From an optimization exercise on the open Yosys and OpenROAD flow, aimed at small area and a short achievable clock period; shortcuts taken in it are not production practice. RTL that was checked went through simulation tests only; none was proved equivalent to the original. Not every run is shown, and edits may drop behaviour that the tests do not exercise. No functional check of the RTL was part of runs 2 to 5.

## flow/design.v

```verilog
module wallace_tree_multiplier (
    input  logic        clk,
    input  logic        reset,
    input  logic [31:0] multiplicand,
    input  logic [31:0] multiplier,
    output logic [63:0] product,
    output logic        overflow
);
    logic [63:0] partial_products [32];
    logic sign_a, sign_b;
    logic [31:0] abs_multiplicand, abs_multiplier;
    logic [63:0] temp_product;
    assign sign_a = multiplicand[31];
    assign sign_b = multiplier[31];
    function automatic [31:0] get_absolute(input [31:0] value);
        get_absolute = value[31] ? (~value + 1'b1) : value;
    endfunction
    always_comb begin
        abs_multiplicand = get_absolute(multiplicand);
        abs_multiplier = get_absolute(multiplier);
        for (int i = 0; i < 32; i++) begin
            partial_products[i] = abs_multiplier[i] ? (64'(abs_multiplicand) << i) : '0;
        end
    end
    always_ff @(posedge clk or posedge reset) begin
        if (reset) begin
            product <= '0;
            overflow <= 1'b0;
            temp_product <= '0;
        end else begin
            temp_product = '0;
            for (int i = 0; i < 32; i++) begin
                temp_product = temp_product + partial_products[i];
            end
            if (sign_a ^ sign_b) begin
                product <= ~temp_product + 1'b1;
            end else begin
                product <= temp_product;
            end
            overflow <= (product[63] != product[62]) && (|product[61:0]);
        end
    end
endmodule
```

## flow/run.sh

```bash
#!/bin/bash
# synth_recipe.tcl (not shown) runs the flow's synth.tcl, then flattens the netlist and writes it again
# the make line also repeats each setting of config.mk as NAME=value (left out here)
make -C /OpenROAD-flow-scripts/flow DESIGN_CONFIG=/design/flow/config.mk WORK_HOME=/design/flow/orfs CLKGATE_MAP_FILE= SYNTH_SCRIPT=/design/flow/synth_recipe.tcl finish
```

## flow/config.mk

```make
export PLATFORM = sky130hd
export DESIGN_NAME = wallace_tree_multiplier
export DESIGN_NICKNAME = wallace_tree_multiplier
export VERILOG_FILES = /design/flow/design.v
export SDC_FILE = /design/flow/constraint.sdc
export NUM_CORES = 4
export LEC_CHECK = 0
export CAP_MARGIN = 20
export CORE_MARGIN = 2
export CORE_UTILIZATION = 40
export SLEW_MARGIN = 20
```

## flow/constraint.sdc

```tcl
create_clock -name core_clock -period 13.5 [get_ports {clk}]
set_input_delay 2.7000 -clock core_clock [delete_from_list [all_inputs] [get_ports {clk}]]
set_output_delay 2.7000 -clock core_clock [all_outputs]
set_load 0.01 [all_outputs]
```

==> flow_metrics.tcl, run 1 <==
set metrics [dict create \
    outcome "complete, no violations" \
    num_rows 112 \
    crit_family "simple AND/OR/NAND/NOR gates" \
    holdWs_ns 0.573 \
    rrSetupSlack_ns 11.34 \
    synth_area_per_cell_sq_um 8.68 \
    clk_pin_slew_ns 0.06 \
    hold_buffers 0 \
    inv_count 847 \
    netlist-cell-type-count 84 \
    diodes 0 \
    cpMostUsedCell "fa_1" \
    ff2ff_path_depth 4 \
    critical_path_required_ns 13.71 \
    ant_nets 0 \
    path_depth 32 \
    pre_cts_slack_ns -0.431 \
    placed_area_sq_mm 0.0439 \
    taps 1254 \
    crit_path_end_kind "flop" \
    grt_pass1_wl_um 187000 \
    rsz0062_at_grt "yes" \
    post_cts_buffers 0 \
    grt_pass1_vias 33100 \
    dieArea_sq_mm 0.0961 \
    startpoint_type "primary input" \
    gp_congestion 0.934 \
    drt_pass1_iterations 5 \
    worst_clock_skew_ns 0.00729 \
    max_freq_mhz 75.5 \
    cts_buffer_depth 2 \
    clock_area_share_pct 0.736 \
    vias_per_cell 5.23 \
    final_cell_mix "fa_1 (896), inv_1 (845), nand2_1 (816)" \
    drive_gt1_share_pct 14.8 \
    synth_edf_count 0 \
    hold_violations 0 \
    yosys.area.top_type "fa_1" \
    register_area_sq_mm 0.00163 \
    nNonClkBuffers 651 \
    syn_to_final_growth_pct 19.8 \
    hold_depth 2 \
    top_regs "product: 64 flops, overflow: 1 flops" \
    r2r-end "overflow$_DFF_PP0_" \
    largest_reg_flops 64 \
    dp.cells 6005 \
    synth-compound-area-share_pct 7.08 \
    finalSetupTns_ns 0 \
    seq_area_share_pct 3.62 \
    grt_start_max_net_pins 66 \
    hp-class "reg -> reg" \
    die_x_um 310 \
    synth_area_sq_mm 0.0375 \
    async_flop_share_pct 100 \
    synth_top_area_share_pct 48.2 \
    dr.max_layer_used "met5" \
    seq_cell_count 65 \
    cts.repair.resized 10 \
    cp_slowest_cell "fa_1" \
    initial_core_util_pct 40.3 \
    crit_start "multiplier[6]" \
    synthAdderAreaFrac_pct 56.9 \
    whs_endpoint "overflow$_DFF_PP0_" \
    arrival_ns 13.45 \
    synth-xor-area-share_pct 4.42 \
    regMostFlops "product" \
    cts_buffers 9 \
    synth-main-ff-cell "dfrtp_1" \
    synth_mux_area_share_pct 0.134 \
    slowest_delay_ns 0.61 \
    fp.dieH_um 310 \
    multi_input_area_sq_mm 0.0328 \
    cts-root-buf "clkbuf_16" \
    setup_viol 0 \
    ys_seq_elements 65 \
    cts_tree "done" \
    io_pins 131 \
    fin_nets 5998 \
    gr-total-overflow 0 \
    syn-num-nets 5544 \
    drv_slew 0 \
    post-route-min-period_ns 13.24 \
    synth.most_common_cell "fa_1" \
    fillers 8974 \
    wl_met2_um 58800 \
    stdcell_count 6029 \
    drtIter0Drc 2028 \
    worstPathMaxFanout 8 \
    mostFrequentLayoutCell "fa_1" \
    antenna_found_initial 3 \
    postSynthCellCount 4316 \
    setup_slack_ns 0.257 \
    synth_top_family_by_area "adder cells" \
    min-delay-start "product[62]$_DFF_PP0_" \
    crit_buf_inv 6 \
    slew_headroom_pct 26.4 \
    core_area_sq_mm 0.0930 \
    ys_seq_area_share_pct 4.34 \
    h-tree-depth 3 \
    cap_violations 0 \
    wl_met1_um 49200 \
    design_area_sq_mm 0.0449 \
    synth_simple_gate_area_share_pct 16.5 \
    r2r_start "product[9]$_DFF_PP0_" \
    synthTopCellsByCount "fa_1 (902), inv_1 (846), nand2_1 (831), nor2_1 (334), ha_1 (260)" \
    crit_type "in -> reg" \
    clock_latency_ns 0.33 \
    worst_pin_slew_ns 1.10 \
    post-route-util_pct 48.2 \
]
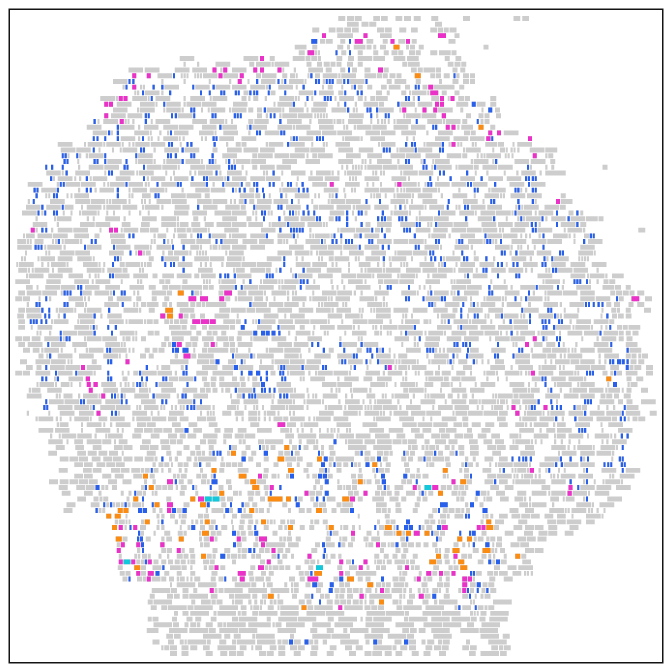
*Logic cells by family, run 1*
Magenta stands for and/or cells, cells 145. Blue stands for nand cells, cells 897. Orange stands for non-inverting ao/oa cells, cells 69. Cyan stands for mux cells, cells 5.

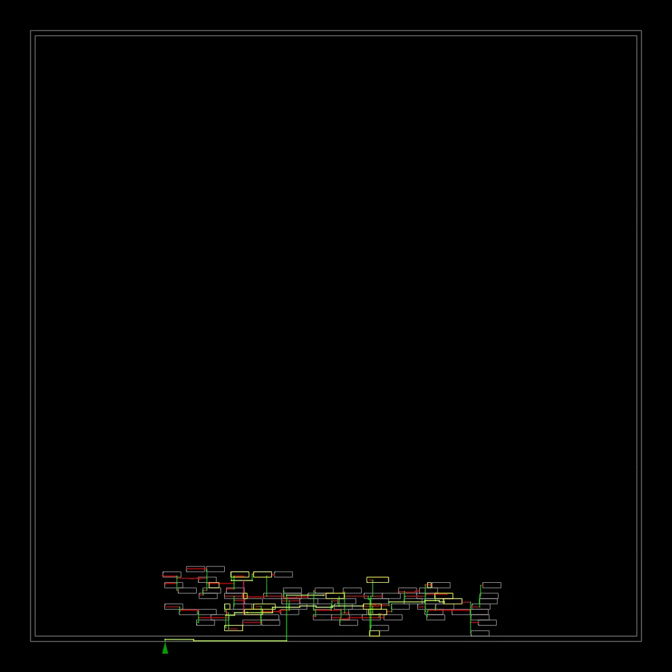
*Clock wiring as the flow saved it, run 1*
CLK BUF: 11
Sink Count: 65

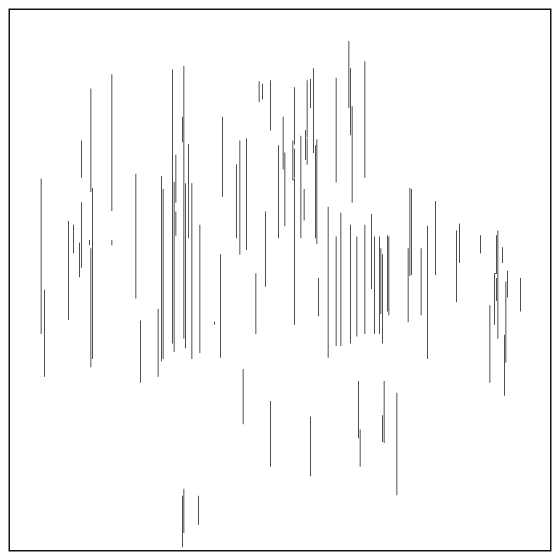
*M4 wires, run 1*
92 nets have wire on it. The layer carries 4760 um of wire.
detailed-route via count: 31500
final wirelength: 119000 um

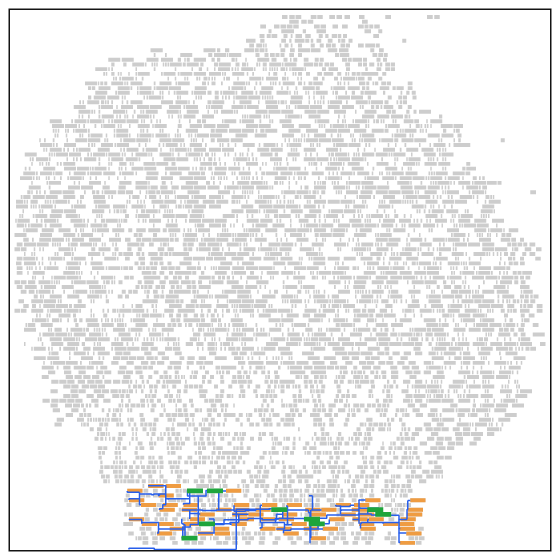
*Routed clock nets over the placement, run 1*
Green stands for clock drivers, count 9. Orange stands for flip-flops, count 65. Blue stands for clock wires, length 855 um.
There are 10 routed clock nets.

### Signal wires on met1, run 1

Scale bar: 100 um.
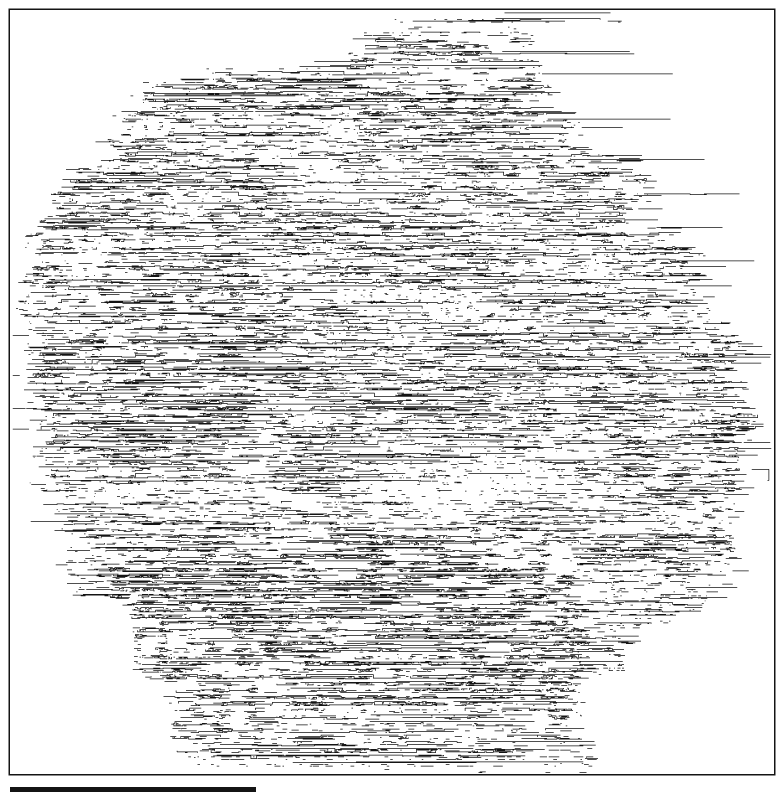

==> run 2: too many edits to list; what changed since run 1 <==
flow/design.v: 43 -> 1374 lines; modules unchanged: 0
  wallace_tree_multiplier: edited, 43 -> 1366 lines
  mul_fa: new, 4 lines
  mul_ha: new, 4 lines
==> module mul_ha as of run 2 <==
module mul_ha (input logic a, b, output logic s, co);
    assign s = a ^ b;
    assign co = a & b;
endmodule
==> module mul_fa as of run 2 <==
module mul_fa (input logic a, b, c, output logic s, co);
    assign s = ~(~a ^ b ^ c);
    assign co = ~((~a & ~b) | (~a & ~c) | (~b & ~c));
endmodule
==> flow/flow/run.sh (new file) <==
#!/bin/bash
# Standard ORFS layout, with plain buf_1 cells as the port buffers (buffer_ports
# otherwise picks a delay-cell buffer for every port), and timing repair aimed
# at a 6.7 ns setup margin.
set -euo pipefail
export BUFFER_PORTS_ARGS="-buffer_cell sky130_fd_sc_hd__buf_1"
bash standard.sh SETUP_SLACK_MARGIN=6.7 finish > standard_flow.log 2>&1
==> flow/standard.sh (new file) <==
#!/bin/bash
# synth_recipe.tcl (not shown) runs the flow's synth.tcl, then flattens the netlist and writes it again
# the make line also repeats each setting of config.mk as NAME=value (left out here)
make -C /OpenROAD-flow-scripts/flow DESIGN_CONFIG=/design/flow/config.mk WORK_HOME=/design/flow/orfs CLKGATE_MAP_FILE= SYNTH_SCRIPT=/design/flow/synth_recipe.tcl "${@:-finish}"
--- a/flow/config.mk
+++ b/flow/config.mk
@@ -6,6 +6,8 @@
 export NUM_CORES = 4
 export LEC_CHECK = 0
+export ABC_AREA = 1
 export CAP_MARGIN = 20
 export CORE_MARGIN = 2
-export CORE_UTILIZATION = 40
+export CORE_UTILIZATION = 70
 export SLEW_MARGIN = 20
+export SYNTH_HIERARCHICAL = 1
removed: flow/run.sh
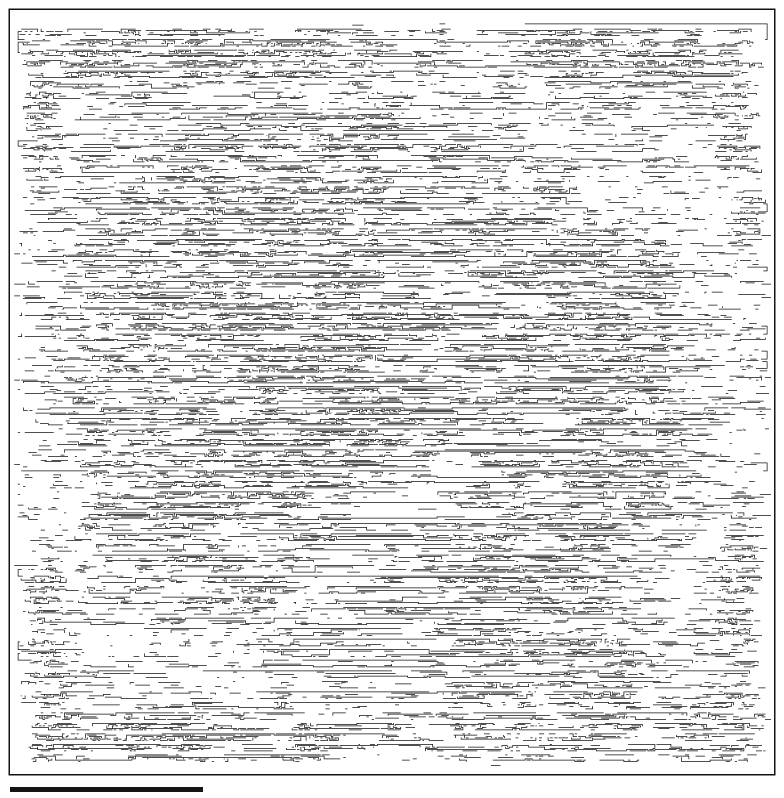
*Signal wires on met1, run 2*
Scale bar: 50 um.
The wires run mostly horizontal. 3190 nets have wire on it.

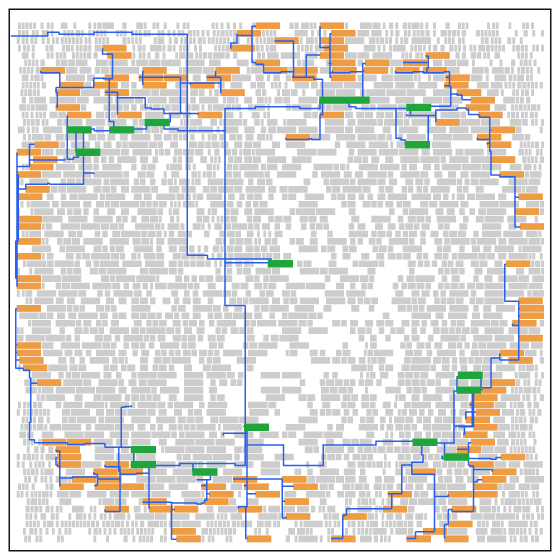
*Routed clock nets over the placement, run 2*
Orange stands for flip-flops, count 144. Blue stands for clock wires, length 2210 um. Green stands for clock drivers, count 17.
There are 18 routed clock nets. Position of the flops: widely spread.

==> run 2 against run 1 <==
  * Still clean
  * Clock skew increased by 0.0032 ns
  * Sequential share of layout area is 9.2 points higher
  * Synthesized cell count fell by 33%
  * Flip-flop and latch count increased by 79
  * Register-to-register slack worse by 2.7 ns
  * Routed wire length fell by 30%
  * Core utilization rose by 28 points
  * Clock-buffer cell count rose by 10
  * First-iteration DRC count is 52% higher
  * Setup slack improved by 6.5 ns
  * Critical path type unchanged
==> flow_metrics.tcl, run 2 <==
set metrics [dict create \
    hp-class "reg -> reg" \
    holdWs_ns 0.763 \
    stdcell_count 3371 \
    drv_slew 0 \
    multi_input_area_share_pct 74.1 \
    arrival_ns 7.03 \
    routed_wl_um 83600 \
    inv_count 251 \
    via_count 23100 \
    gr-total-overflow 0 \
    routedWlPerCell_um 24.8 \
    cts_buffers 17 \
    yosys_warnings 7 \
    startpoint_type "primary input" \
    hold_depth 5 \
    clock_area_share_pct 2.15 \
    io_pins 131 \
    taps 468 \
    synthTopCellsByCount "xor2_1 (518), o22ai_1 (495), fa_1 (427), nand2_1 (350), inv_1 (248)" \
    whs_endpoint "overflow$_DFF_PP0_" \
    design_area_sq_mm 0.0281 \
    crit_type "in -> reg" \
    post-route-min-period_ns 6.70 \
    dominant_cells "multi-input combinational cells" \
    hold_buffers 0 \
    cap_violations 0 \
    worst_pin_slew_ns 0.926 \
    outcome "complete, no violations" \
    seq_cell_count 144 \
    register_area_sq_mm 0.00360 \
    postSynthCellCount 2890 \
    slowest_delay_ns 0.53 \
    synthAdderAreaFrac_pct 38.3 \
    num_rows 70 \
    dieArea_sq_mm 0.0390 \
    diodes 1 \
    slew_headroom_pct 38.1 \
    r2r_start "qa[2]$_DFF_PP0_" \
    path_depth 13 \
    ant_nets 0 \
    die_x_um 198 \
    dp.cells 3304 \
    grt_pass1_vias 23900 \
    cts.repair.resized 35 \
    post_cts_buffers 20 \
    fp.dieH_um 198 \
    use_met1_pct 54.2 \
    synth_top_family_by_area "adder cells" \
    rsz0062_at_grt "no" \
    mostFrequentLayoutCell "xor2_1" \
    met3_usage_pct 12.7 \
    gp_congestion 0.940 \
    nNonClkBuffers 242 \
    synth_area_sq_mm 0.0262 \
    multi_input_gates 2233 \
    grt_start_max_net_pins 80 \
    clock_latency_ns 0.46 \
    dpl.hpwl_um 57300 \
    synth_edf_count 0 \
    antenna_found_initial 1 \
    grt_pass1_wl_um 131000 \
    largest_reg_flops 64 \
    dr.max_layer_used "met4" \
    synth.most_common_cell "xor2_1" \
    async_flop_share_pct 100 \
    netlist_top_cells_area "fa_1 (33%), xor2_1 (17%), dfrtp_1 (14%), o22ai_1 (12%), ha_1 (5.7%)" \
    cts_sinks 144 \
    max_freq_mhz 149 \
    synth_simple_gate_area_share_pct 8.44 \
    crit_start "multiplier[29]" \
    netlist-cell-type-count 36 \
    placed_area_sq_mm 0.0270 \
    setup_slack_ns 6.80 \
    hold_violations 0 \
    min-delay-start "qa[63]$_DFF_PP0_" \
    grt_usage_pct 44.4 \
    synth-compound-area-share_pct 14.4 \
    finalSetupTns_ns 0 \
    syn-num-nets 3503 \
    cts_tree "done" \
    final_cell_mix "xor2_1 (518), o22ai_1 (495), fa_1 (427)" \
    worstPathMaxFanout 35 \
    seq_area_share_pct 12.8 \
    crit_path_end_kind "flop" \
    grt_busiest_layer "met2" \
    ff2ff_path_depth 22 \
    setup_viol 0 \
    drt_pass1_iterations 9 \
    regMostFlops "qa" \
    rrSetupSlack_ns 8.65 \
    endpoint "qb[32]$_DFF_PP0_" \
    fin_nets 3502 \
    worst_clock_skew_ns 0.0105 \
    wl_met2_um 38100 \
    clk_pin_slew_ns 0.06 \
    pre_cts_slack_ns 5.67 \
    portBuffers 130 \
    cp_slowest_cell "fa_1" \
    drive_gt1_share_pct 7.31 \
    crit_family "adder cells" \
    synth-main-ff-cell "dfrtp_1" \
    ys_seq_area_share_pct 13.7 \
    synth_mux_area_share_pct 0 \
    crit_buf_inv 4 \
    core_area_sq_mm 0.0368 \
    r2r-end "overflow$_DFF_PP0_" \
    cts-root-buf "clkbuf_16" \
    crit_chain "clkbuf_2 > buf_8 > inv_1 > o21ai_2 > buf_6 > o22ai_1 > xor2_1 > fa_1 > fa_1 > fa_1 > fa_1 > fa_1 > fa_1" \
    cpMostUsedCell "fa_1" \
    critical_path_required_ns 13.83 \
    post-route-util_pct 76.5 \
    vias_per_cell 6.87 \
    synth-xor-area-share_pct 17.6 \
    clock_buffers 21 \
    multi_input_area_sq_mm 0.0208 \
    cts_buffer_depth 2 \
    initial_core_util_pct 71.3 \
    drtIter0Drc 3081 \
    layout.nonclk_buf_share_pct 5.46 \
    yosys.area.top_type "fa_1" \
    h-tree-depth 4 \
    wl_met1_um 29100 \
    synth_top_area_share_pct 32.6 \
    synth_area_per_cell_sq_um 9.07 \
    fillers 2583 \
    ys_seq_elements 144 \
    top_regs "qa: 64 flops, qb: 61 flops, qc: 18 flops" \
    syn_to_final_growth_pct 7.29 \
]
### Clock wiring as the flow saved it, run 2

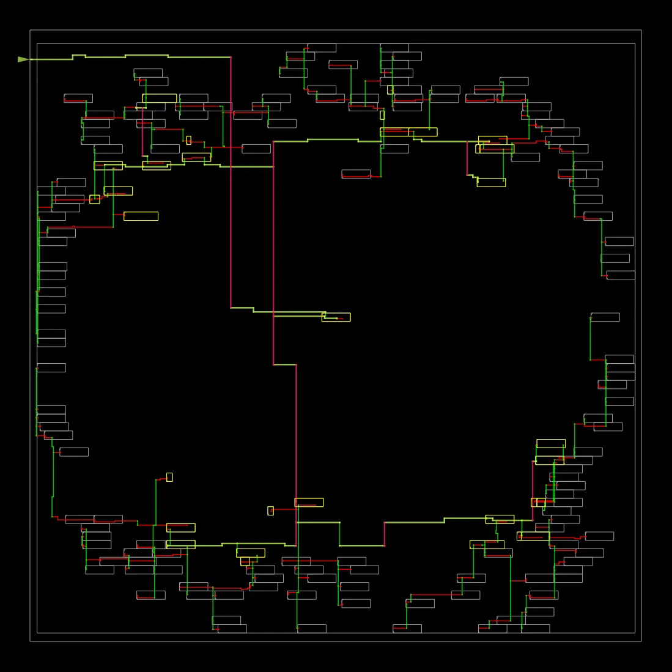

==> run 3: changes to the inputs <==
==> flow/flow/run.sh (replaced) <==
#!/bin/bash
# Standard ORFS layout, with plain buf_1 cells as the port buffers (buffer_ports
# otherwise picks a delay-cell buffer for every port), and timing repair aimed
# at a 7.1 ns setup margin.
set -euo pipefail
export BUFFER_PORTS_ARGS="-buffer_cell sky130_fd_sc_hd__buf_1"
bash standard.sh SETUP_SLACK_MARGIN=7.1 finish > standard_flow.log 2>&1
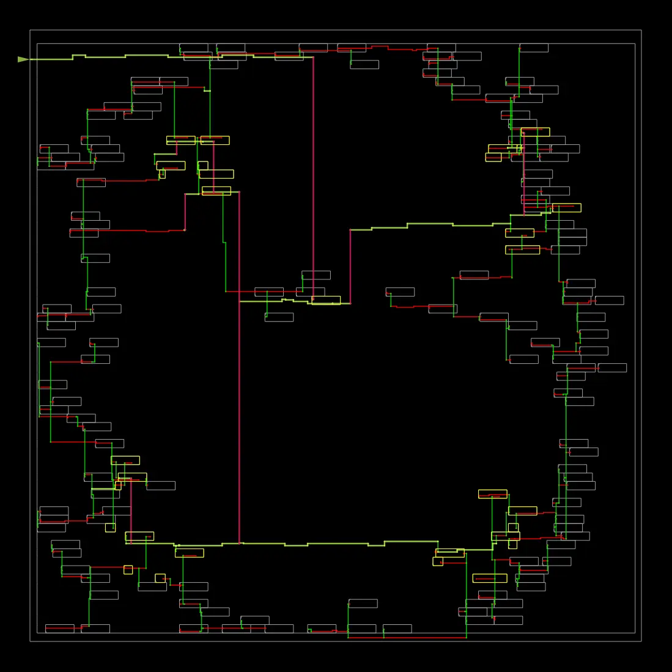
*Clock wiring as the flow saved it, run 3*
num sequential: 144
TritonCTS Buffers: 17
Sink Count: 144
CLK BUF: 19

==> run 3 against run 2 <==
  * Still clean on timing, DRC and antenna
  * Clock skew shrank 0.0038 ns
  * Cell area increased by 5.5%
  * Synthesized cell count is the same
  * Die area did not move
  * Critical path depth stayed put
  * Critical endpoint is now qb[34]$_DFF_PP0_
==> flow_metrics.tcl, run 3 <==
set metrics [dict create \
    min-delay-start "qa[63]$_DFF_PP0_" \
    crit_chain "clkbuf_2 > buf_12 > clkinvlp_4 > o21ai_4 > buf_4 > o22ai_1 > xor2_1 > fa_1 > fa_1 > fa_1 > fa_1 > fa_1 > fa_1" \
    r2r-end "overflow$_DFF_PP0_" \
    wl_met3_um 13500 \
    hold_violations 0 \
    register_area_sq_mm 0.00360 \
    path_depth 13 \
    endpoint "qb[34]$_DFF_PP0_" \
    inv_count 250 \
    cts.repair.resized 99 \
    whs_endpoint "overflow$_DFF_PP0_" \
    clk_pin_slew_ns 0.07 \
    holdWs_ns 0.780 \
    slowest_delay_ns 0.51 \
    finalSetupTns_ns 0 \
    portBuffers 130 \
    drtIter0Drc 3555 \
    design_area_sq_mm 0.0297 \
    synth_edf_count 0 \
    worst_clock_skew_ns 0.00674 \
    yosys_warnings 7 \
    crit_start "multiplier[15]" \
    ff2ff_path_depth 19 \
    multi_input_area_sq_mm 0.0212 \
    cts-root-buf "clkbuf_16" \
    syn_to_final_growth_pct 13.2 \
    setup_slack_ns 7.06 \
    routed_wl_um 90800 \
    top_regs "qa: 64 flops, qb: 61 flops, qc: 18 flops" \
    synth_simple_gate_area_share_pct 8.44 \
    drt_pass1_iterations 9 \
    clock_latency_ns 0.47 \
    gp_congestion 1.00 \
    async_flop_share_pct 100 \
    synth_top_area_share_pct 32.6 \
    die_x_um 198 \
    wl_met2_um 39100 \
    use_met1_pct 58.8 \
    fillers 2326 \
    initial_core_util_pct 71.3 \
    largest_reg_flops 64 \
    crit_path_end_kind "flop" \
    grt_busiest_layer "met2" \
    drv_slew 0 \
    drive_gt1_share_pct 11.8 \
    met3_usage_pct 16.4 \
    pre_cts_slack_ns 5.83 \
    arrival_ns 6.78 \
    final_cell_mix "xor2_1 (516), o22ai_1 (478), fa_1 (413)" \
    slew_headroom_pct 38.5 \
    clock_area_share_pct 2.03 \
    post-route-min-period_ns 6.44 \
    crit_family "adder cells" \
    post-route-util_pct 80.7 \
    hp-class "reg -> reg" \
    cts_buffer_depth 2 \
    antenna_found_initial 0 \
    dr.max_layer_used "met5" \
    diodes 0 \
    synthAdderAreaFrac_pct 38.3 \
    yosys.area.top_type "fa_1" \
    ys_seq_elements 144 \
    syn-num-nets 3503 \
    synth-xor-area-share_pct 17.6 \
    cts_tree "done" \
    crit_type "in -> reg" \
    r2r_start "qa[2]$_DFF_PP0_" \
    num_rows 70 \
    rsz0062_at_grt "yes" \
    critical_path_required_ns 13.84 \
    vias_per_cell 6.97 \
    dpl.hpwl_um 57700 \
    nNonClkBuffers 310 \
    post_cts_buffers 28 \
    via_count 24000 \
    synth_top_family_by_area "adder cells" \
    h-tree-depth 4 \
    synth_area_per_cell_sq_um 9.07 \
    grt_start_max_net_pins 63 \
    cp_slowest_cell "fa_1" \
    multi_input_gates 2234 \
    ys_seq_area_share_pct 13.7 \
    setup_viol 0 \
    wl_met1_um 31900 \
    dieArea_sq_mm 0.0390 \
    layout.nonclk_buf_share_pct 9.12 \
    netlist_top_cells_area "fa_1 (33%), xor2_1 (17%), dfrtp_1 (14%), o22ai_1 (12%), ha_1 (5.7%)" \
    seq_area_share_pct 12.1 \
    cpMostUsedCell "fa_1" \
    grt_pass1_wl_um 134000 \
    ant_nets 0 \
    hold_buffers 0 \
    hold_depth 5 \
    startpoint_type "primary input" \
    netlist-cell-type-count 36 \
    worst_pin_slew_ns 0.923 \
    io_pins 131 \
    routedWlPerCell_um 26.4 \
    cap_violations 0 \
    placed_area_sq_mm 0.0270 \
    dp.cells 3305 \
    fp.dieH_um 198 \
    grt_pass1_vias 24100 \
    outcome "complete, no violations" \
    max_freq_mhz 155 \
    synth.most_common_cell "xor2_1" \
]
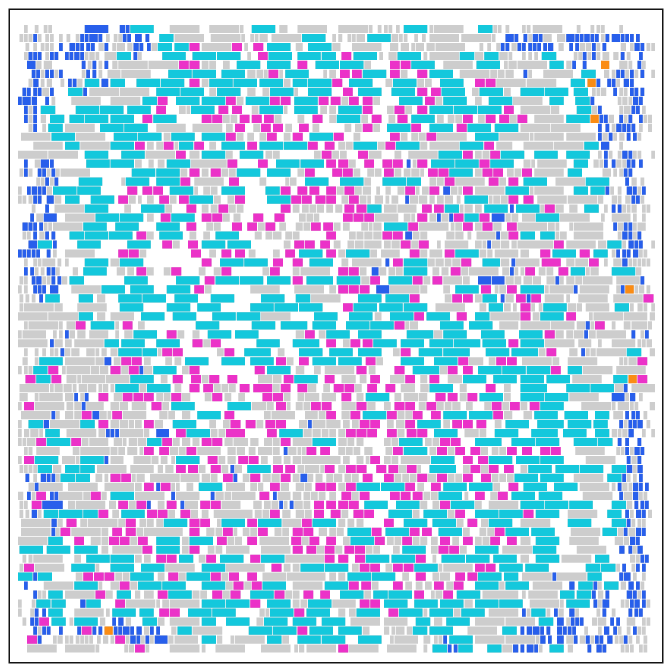
*Logic cells by family, run 3*
Blue stands for nand cells, cells 425, where widely spread. Orange stands for non-inverting ao/oa cells, cells 6. Magenta stands for xor and xnor cells, cells 526. Cyan stands for fa/ha/maj cells, cells 547, where widely spread.
multi-input combinational area share: 71.4%
post-route insts no fill: 3437
leading cell type in the layout, fill and taps excluded: xor2_1

### Routed clock nets over the placement, run 3

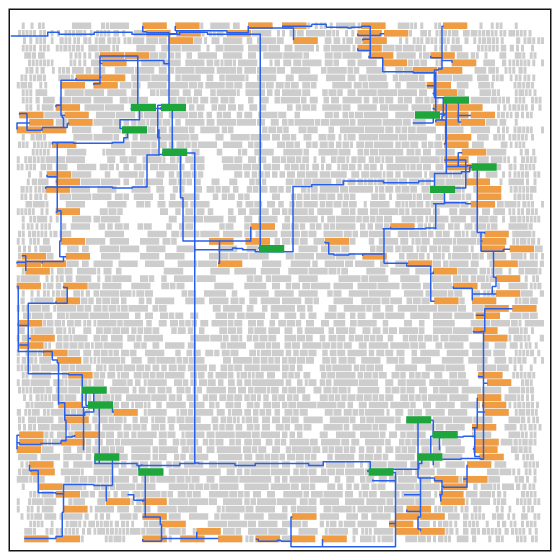

--- run 4: outline of the changes from run 3 ---
flow/design.v: 1374 -> 1635 lines; modules unchanged: 0
  wallace_tree_multiplier: edited, 1366 -> 1635 lines
  removed: mul_fa, mul_ha
==> flow/run.sh (new file) <==
#!/bin/bash
# synth_recipe.tcl (not shown) runs the flow's synth.tcl, then flattens the netlist and writes it again
# the make line also repeats each setting of config.mk as NAME=value (left out here)
make -C /OpenROAD-flow-scripts/flow DESIGN_CONFIG=/design/flow/config.mk WORK_HOME=/design/flow/orfs CLKGATE_MAP_FILE= SYNTH_SCRIPT=/design/flow/synth_recipe.tcl finish
--- a/flow/config.mk
+++ b/flow/config.mk
@@ -9,5 +9,4 @@
 export CAP_MARGIN = 20
 export CORE_MARGIN = 2
-export CORE_UTILIZATION = 70
+export CORE_UTILIZATION = 40
 export SLEW_MARGIN = 20
-export SYNTH_HIERARCHICAL = 1
removed: flow/flow/run.sh
removed: flow/standard.sh
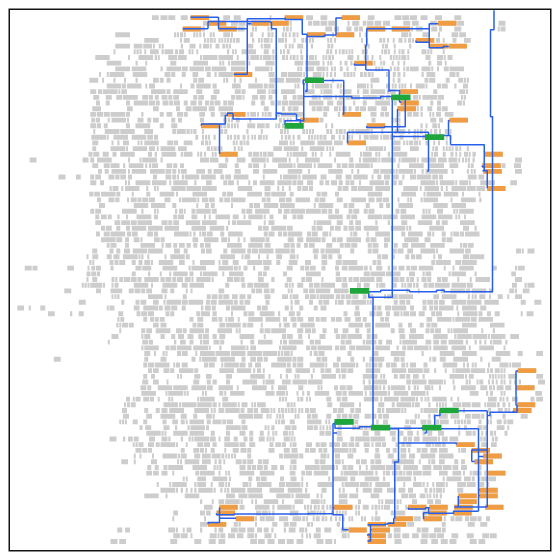
*Routed clock nets over the placement, run 4*
Blue stands for clock wires, length 1690 um. Orange stands for flip-flops, count 65. Green stands for clock drivers, count 9.
There are 10 routed clock nets.
clock skew: 0.00928 ns
Worst-Skew Late Latency: 0.37 ns

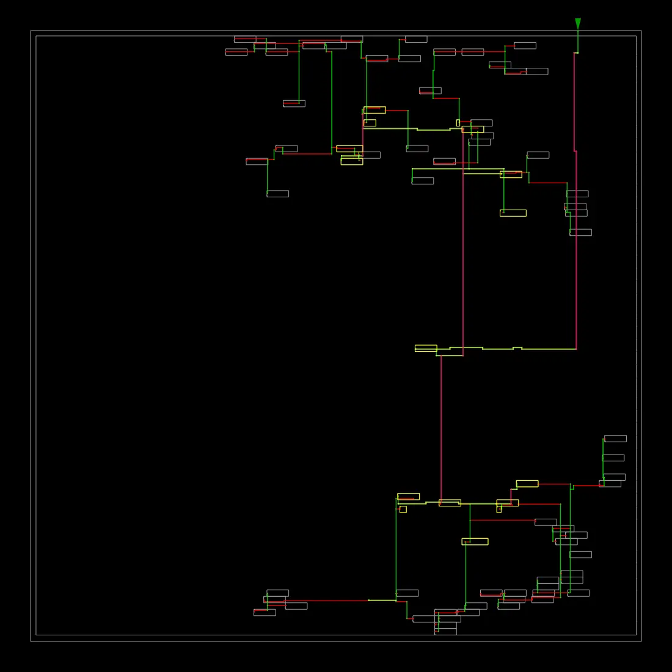
*Clock wiring as the flow saved it, run 4*
TritonCTS Buffers: 9
Sink Count: 65
num sequential: 65
CLK BUF: 11

==> run 4 against run 3 <==
  * Still clean on timing, DRC and antenna
  * Hold slack worse by 0.23 ns
  * Critical path depth up 15
  * Non-clock buffer count down 94
  * Final cell count up 16%
  * Cell area down 5.2%
  * Fmax down 39%
  * First-iteration DRC count down 28%
  * Core utilization down 37 points
  * Global-route usage down 18 points
  * Highest routed layer unchanged
==> flow_metrics.tcl, run 4 <==
set metrics [dict create \
    diodes 3 \
    yosys.area.top_type "fa_1" \
    met3_usage_pct 6.96 \
    synth-xor-area-share_pct 18.0 \
    portBuffers 130 \
    register_area_sq_mm 0.00163 \
    ys_seq_elements 65 \
    grt_pass1_vias 23200 \
    core_area_sq_mm 0.0641 \
    crit_buf_inv 8 \
    setup_viol 0 \
    wl_met2_um 41500 \
    rrSetupSlack_ns 11.30 \
    min-delay-start "product[62]$_DFF_PP0_" \
    drive_gt1_share_pct 5.57 \
    design_area_sq_mm 0.0281 \
    cts_tree "done" \
    finalSetupTns_ns 0 \
    cap_violations 0 \
    critical_path_required_ns 13.76 \
    slew_headroom_pct 31.5 \
    crit_start "multiplier[17]" \
    io_pins 131 \
    layout.nonclk_buf_share_pct 6.92 \
    cts_buffer_depth 2 \
    endpoint "product[57]$_DFF_PP0_" \
    stdcell_count 4000 \
    synthTopCellsByCount "inv_1 (631), xor2_1 (524), o22ai_1 (495), fa_1 (427), nand2_1 (313)" \
    ant_nets 0 \
    worstPathMaxFanout 18 \
    drt_pass1_iterations 6 \
    dominant_cells "multi-input combinational cells" \
    fin_nets 3751 \
    r2r_start "product[17]$_DFF_PP0_" \
    routed_wl_um 93600 \
    largest_reg_flops 64 \
    worst_pin_slew_ns 1.03 \
    crit_path_end_kind "flop" \
    hold_depth 2 \
    startpoint_type "primary input" \
    mostFrequentLayoutCell "inv_1" \
    wl_met1_um 37400 \
    synth-main-ff-cell "dfrtp_1" \
    grt_busiest_layer "met2" \
    inv_count 647 \
    drv_slew 0 \
    outcome "complete, no violations" \
    seq_area_share_pct 5.78 \
    slowest_delay_ns 1.05 \
    final_cell_mix "inv_1 (616), xor2_1 (524), o22ai_1 (495)" \
    r2r-end "overflow$_DFF_PP0_" \
    fp.dieH_um 258 \
    num_rows 93 \
    hold_violations 0 \
    post-route-util_pct 43.9 \
    whs_endpoint "overflow$_DFF_PP0_" \
    crit_family "adder cells" \
    nNonClkBuffers 216 \
    multi_input_gates 2198 \
    cp_slowest_cell "clkdlybuf4s50_1" \
    synth_simple_gate_area_share_pct 8.32 \
    cts.repair.resized 0 \
    taps 855 \
    synth_mux_area_share_pct 0 \
    grt_usage_pct 28.1 \
    netlist_top_cells_area "fa_1 (33%), xor2_1 (18%), o22ai_1 (12%), inv_1 (9.2%), dfrtp_1 (6.3%)" \
    ys_seq_area_share_pct 6.30 \
    post-route-min-period_ns 10.54 \
    netlist-cell-type-count 39 \
    placed_area_sq_mm 0.0278 \
    hold_buffers 0 \
    synth_top_area_share_pct 33.1 \
    synth.most_common_cell "inv_1" \
    cts-root-buf "clkbuf_16" \
    syn-num-nets 3780 \
    fillers 6328 \
    postSynthCellCount 3166 \
    synth_area_per_cell_sq_um 8.15 \
    pre_cts_slack_ns 2.72 \
    wl_met3_um 10400 \
    syn_to_final_growth_pct 9.09 \
    clock_area_share_pct 1.23 \
    dp.cells 3981 \
    post_cts_buffers 0 \
    gp_congestion 0.907 \
    routedWlPerCell_um 23.4 \
    rsz0062_at_grt "no" \
    gr-total-overflow 0 \
    synthAdderAreaFrac_pct 39.0 \
    arrival_ns 10.81 \
    hp-class "reg -> reg" \
    grt_start_max_net_pins 66 \
    dr.max_layer_used "met5" \
    holdWs_ns 0.546 \
    synth_edf_count 0 \
    synth_top_family_by_area "adder cells" \
    regMostFlops "product" \
    synth-compound-area-share_pct 14.7 \
    cpMostUsedCell "fa_1" \
    h-tree-depth 3 \
    synth_area_sq_mm 0.0258 \
    setup_slack_ns 2.96 \
    die_x_um 258 \
    antenna_found_initial 5 \
    initial_core_util_pct 40.2 \
    ff2ff_path_depth 4 \
    top_regs "product: 64 flops, overflow: 1 flops" \
    via_count 22900 \
    dpl.hpwl_um 62400 \
    crit_type "in -> reg" \
    grt_pass1_wl_um 143000 \
    multi_input_area_share_pct 73.6 \
]
### Logic cells by family, run 4

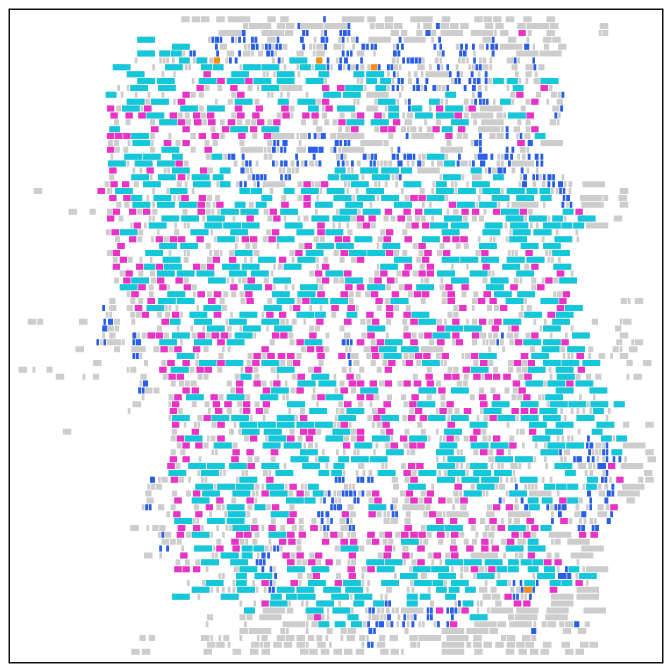

==> run 5: changes to the inputs <==
--- a/flow/config.mk
+++ b/flow/config.mk
@@ -5,7 +5,6 @@
 export SDC_FILE = /design/flow/constraint.sdc
 export NUM_CORES = 4
 export LEC_CHECK = 0
-export ABC_AREA = 1
 export CAP_MARGIN = 20
 export CORE_MARGIN = 2
 export CORE_UTILIZATION = 40
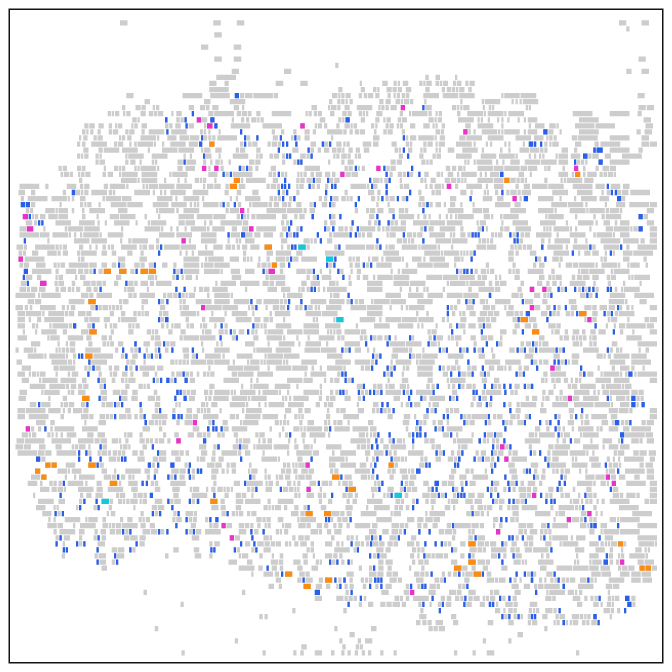
*Logic cells by family, run 5*
Cyan stands for mux cells, cells 5, where center. Orange stands for non-inverting ao/oa cells, cells 40. Magenta stands for and/or cells, cells 44. Blue stands for nand cells, cells 700.

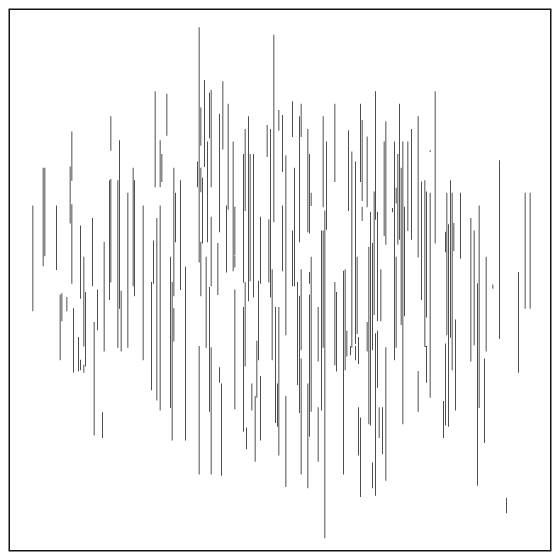
*M4 wires, run 5*
The wires run mostly vertical. 183 nets have wire on it. The longest straight run is 178 um. The layer holds 7.2% of the routed length. The layer carries 10200 um of wire.
detailed-route via count: 35400
final wirelength: 142000 um

==> run 5 against run 4 <==
  * Still clean on timing, DRC and antenna
  * Critical path depth unchanged
  * Setup slack got worse by 0.42 ns
  * Register-to-register slack got worse by 0.86 ns
  * Clock skew up 0.0026 ns
  * Non-clock buffer count rose by 32
  * Final cell count rose by 38%
  * Clock-buffer cell count rose by 2
  * Hold slack improved by 0.14 ns
  * Synthesized cell count up 52%
  * Cell area grew 23%
==> flow_metrics.tcl, run 5 <==
set metrics [dict create \
    layout.nonclk_buf_share_pct 5.62 \
    yosys.area.top_type "fa_1" \
    seq_area_share_pct 4.69 \
    startpoint_type "primary input" \
    hold_violations 0 \
    io_pins 131 \
    dieArea_sq_mm 0.0857 \
    r2r_start "product[35]$_DFF_PP0_" \
    slew_headroom_pct 28.6 \
    vias_per_cell 6.40 \
    routedWlPerCell_um 25.6 \
    cap_violations 0 \
    holdWs_ns 0.684 \
    cts.repair.resized 0 \
    synth_mux_area_share_pct 0.150 \
    synth_simple_gate_area_share_pct 14.7 \
    drc_errors 0 \
    diodes 2 \
    grt_start_max_net_pins 109 \
    gp_congestion 0.992 \
    path_depth 28 \
    slowest_delay_ns 0.79 \
    core_area_sq_mm 0.0824 \
    grt_pass1_vias 32600 \
    synth_area_per_cell_sq_um 6.92 \
    taps 1070 \
    inv_count 503 \
    gr-total-overflow 0 \
    mostFrequentLayoutCell "nand2_1" \
    met3_usage_pct 5.05 \
    drv_slew 0 \
    crit_start "multiplier[6]" \
    synth_top_area_share_pct 25.6 \
    crit_path_end_kind "flop" \
    fin_nets 5070 \
    crit_type "in -> reg" \
    placed_area_sq_mm 0.0343 \
    endpoint "product[60]$_DFF_PP0_" \
    critical_path_required_ns 13.83 \
    netlist-cell-type-count 64 \
    cts_sinks 65 \
    cts_buffers 9 \
    post-route-min-period_ns 10.96 \
    ff2ff_path_depth 4 \
    cpMostUsedCell "fa_1" \
    synth-main-ff-cell "dfrtp_1" \
    fp.dieH_um 293 \
    grt_busiest_layer "met2" \
    wl_met3_um 12800 \
    r2r-end "overflow$_DFF_PP0_" \
    hold_depth 4 \
    dominant_cells "multi-input combinational cells" \
    hp-class "reg -> reg" \
    multi_input_gates 3629 \
    use_met1_pct 41.6 \
    synth-compound-area-share_pct 31.0 \
    dpl.hpwl_um 103000 \
    min-delay-start "product[3]$_DFF_PP0_" \
    nNonClkBuffers 248 \
    cp_slowest_cell "nor2_1" \
    synth_area_sq_mm 0.0333 \
    worstPathMaxFanout 31 \
    die_x_um 293 \
    stdcell_count 5533 \
    async_flop_share_pct 100 \
    hold_buffers 0 \
    wl_met2_um 65100 \
    worst_pin_slew_ns 1.07 \
    drt_pass1_iterations 7 \
    register_area_sq_mm 0.00163 \
    yosys_warnings 1 \
    crit_buf_inv 7 \
    top_regs "product: 64 flops, overflow: 1 flops" \
    syn-num-nets 5434 \
    multi_input_area_sq_mm 0.0276 \
    post-route-util_pct 42.1 \
    dr.max_layer_used "met5" \
    crit_family "adder cells" \
    synthAdderAreaFrac_pct 33.8 \
    arrival_ns 11.29 \
    grt_pass1_wl_um 214000 \
    drive_gt1_share_pct 4.95 \
    clock_buffers 13 \
    syn_to_final_growth_pct 3.96 \
    clock_latency_ns 0.40 \
    ys_seq_elements 65 \
    clock_area_share_pct 0.794 \
    initial_core_util_pct 40.5 \
    synth_edf_count 0 \
    synth.most_common_cell "nand2_1" \
    grt_usage_pct 32.8 \
    synthTopCellsByCount "nand2_1 (654), clkbuf_1 (517), a21oi_1 (502), inv_1 (500), fa_1 (427)" \
    met2_usage_pct 52.7 \
    drtIter0Drc 4866 \
    num_rows 105 \
    cts-root-buf "clkbuf_16" \
    clk_pin_slew_ns 0.07 \
    post_cts_buffers 0 \
    synth-xor-area-share_pct 2.73 \
    rsz0062_at_grt "no" \
    max_freq_mhz 91.2 \
    cts_buffer_depth 2 \
    pre_cts_slack_ns 2.23 \
    setup_slack_ns 2.54 \
    synth_top_family_by_area "adder cells" \
    rrSetupSlack_ns 10.44 \
    finalSetupTns_ns 0 \
    whs_endpoint "overflow$_DFF_PP0_" \
    dp.cells 5514 \
    multi_input_area_share_pct 79.6 \
    netlist_top_cells_area "fa_1 (26%), a21oi_1 (7.5%), nand2_1 (7.4%), a22oi_1 (6.5%), clkbuf_1 (5.8%)" \
    seq_cell_count 65 \
    portBuffers 130 \
    ant_nets 0 \
    antenna_found_initial 2 \
    wl_met1_um 53800 \
    setup_viol 0 \
    outcome "complete, no violations" \
    cts_tree "done" \
]

==> screenshots <==
Signal wires on met1.
picture 1
Scale bar: 100 um.
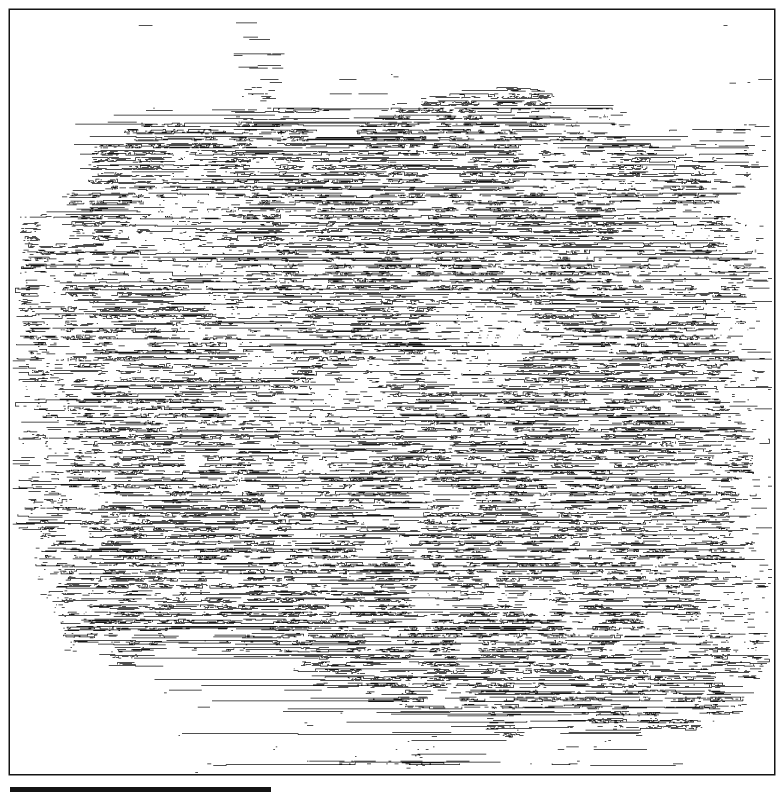
picture 2
Scale bar: 50 um.
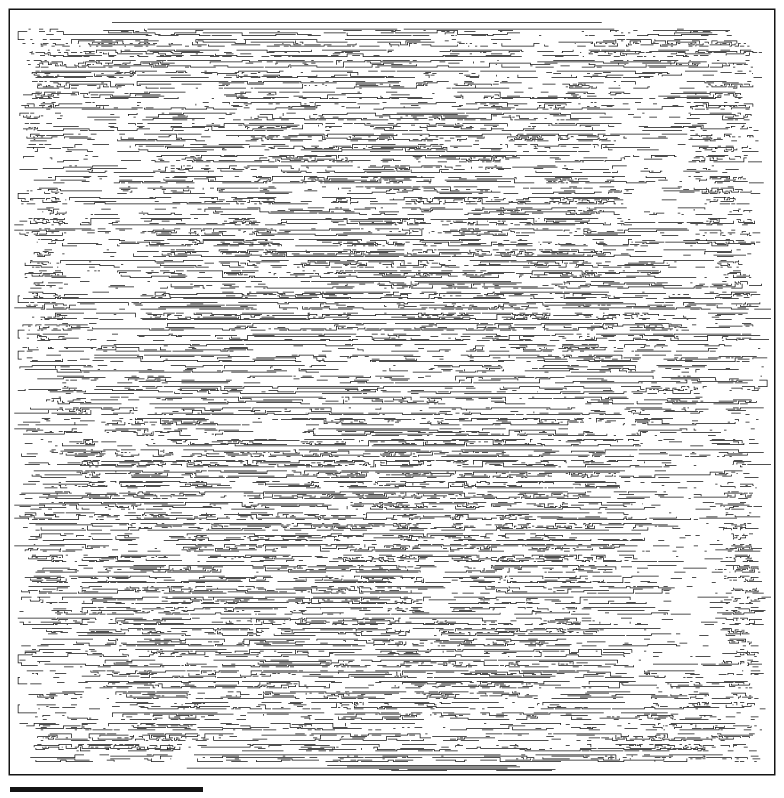
picture 1: run 5
picture 2: run 3
Of these, largest die: picture 1

Key to picture 1:
4670 nets have wire on it. The longest straight run is 77.0 um. The layer holds 38% of the routed length.

-- separate check: timing with driven ports --
No port has a modelled driver above. Below, the same layouts with a new extraction and two added sets of constraints. Step 1 assumes that a clkbuf_16 drives the clock port and a buf_2 every other input. Step 2 adds t to the input delays and takes it off the output delays; t is the mean of the earliest and latest rising clock arrival at the registers after step 1. Input paths then give back, and output paths get back, about the clock's delay inside the block. Slacks: ideal / step 1 / step 2; pairs: ideal / step 1.
run | t, ns | setup WS [ns] | worst setup path after step 2 | clock arrival spread, ns | worst register clock-pin slew, ns
run 1 | 0.360 | 0.257 / 0.268 / -0.092 | input to register | 0.009 / 0.009 | 0.06 / 0.06
run 2 | 0.509 | 6.796 / 6.830 / 6.321 | input to register | 0.013 / 0.012 | 0.07 / 0.07
run 3 | 0.521 | 7.060 / 7.083 / 6.562 | input to register | 0.011 / 0.012 | 0.07 / 0.07
run 4 | 0.420 | 2.957 / 2.981 / 2.561 | input to register | 0.011 / 0.011 | 0.07 / 0.07
run 5 | 0.459 | 2.539 / 2.577 / 2.118 | input to register | 0.013 / 0.014 | 0.07 / 0.07
Met with ideal ports but missed after step 2: setup timing in run 1. The setup slack of run 3, which loses most, moves by +0.023 ns with the drivers and by -0.498 ns with both steps.
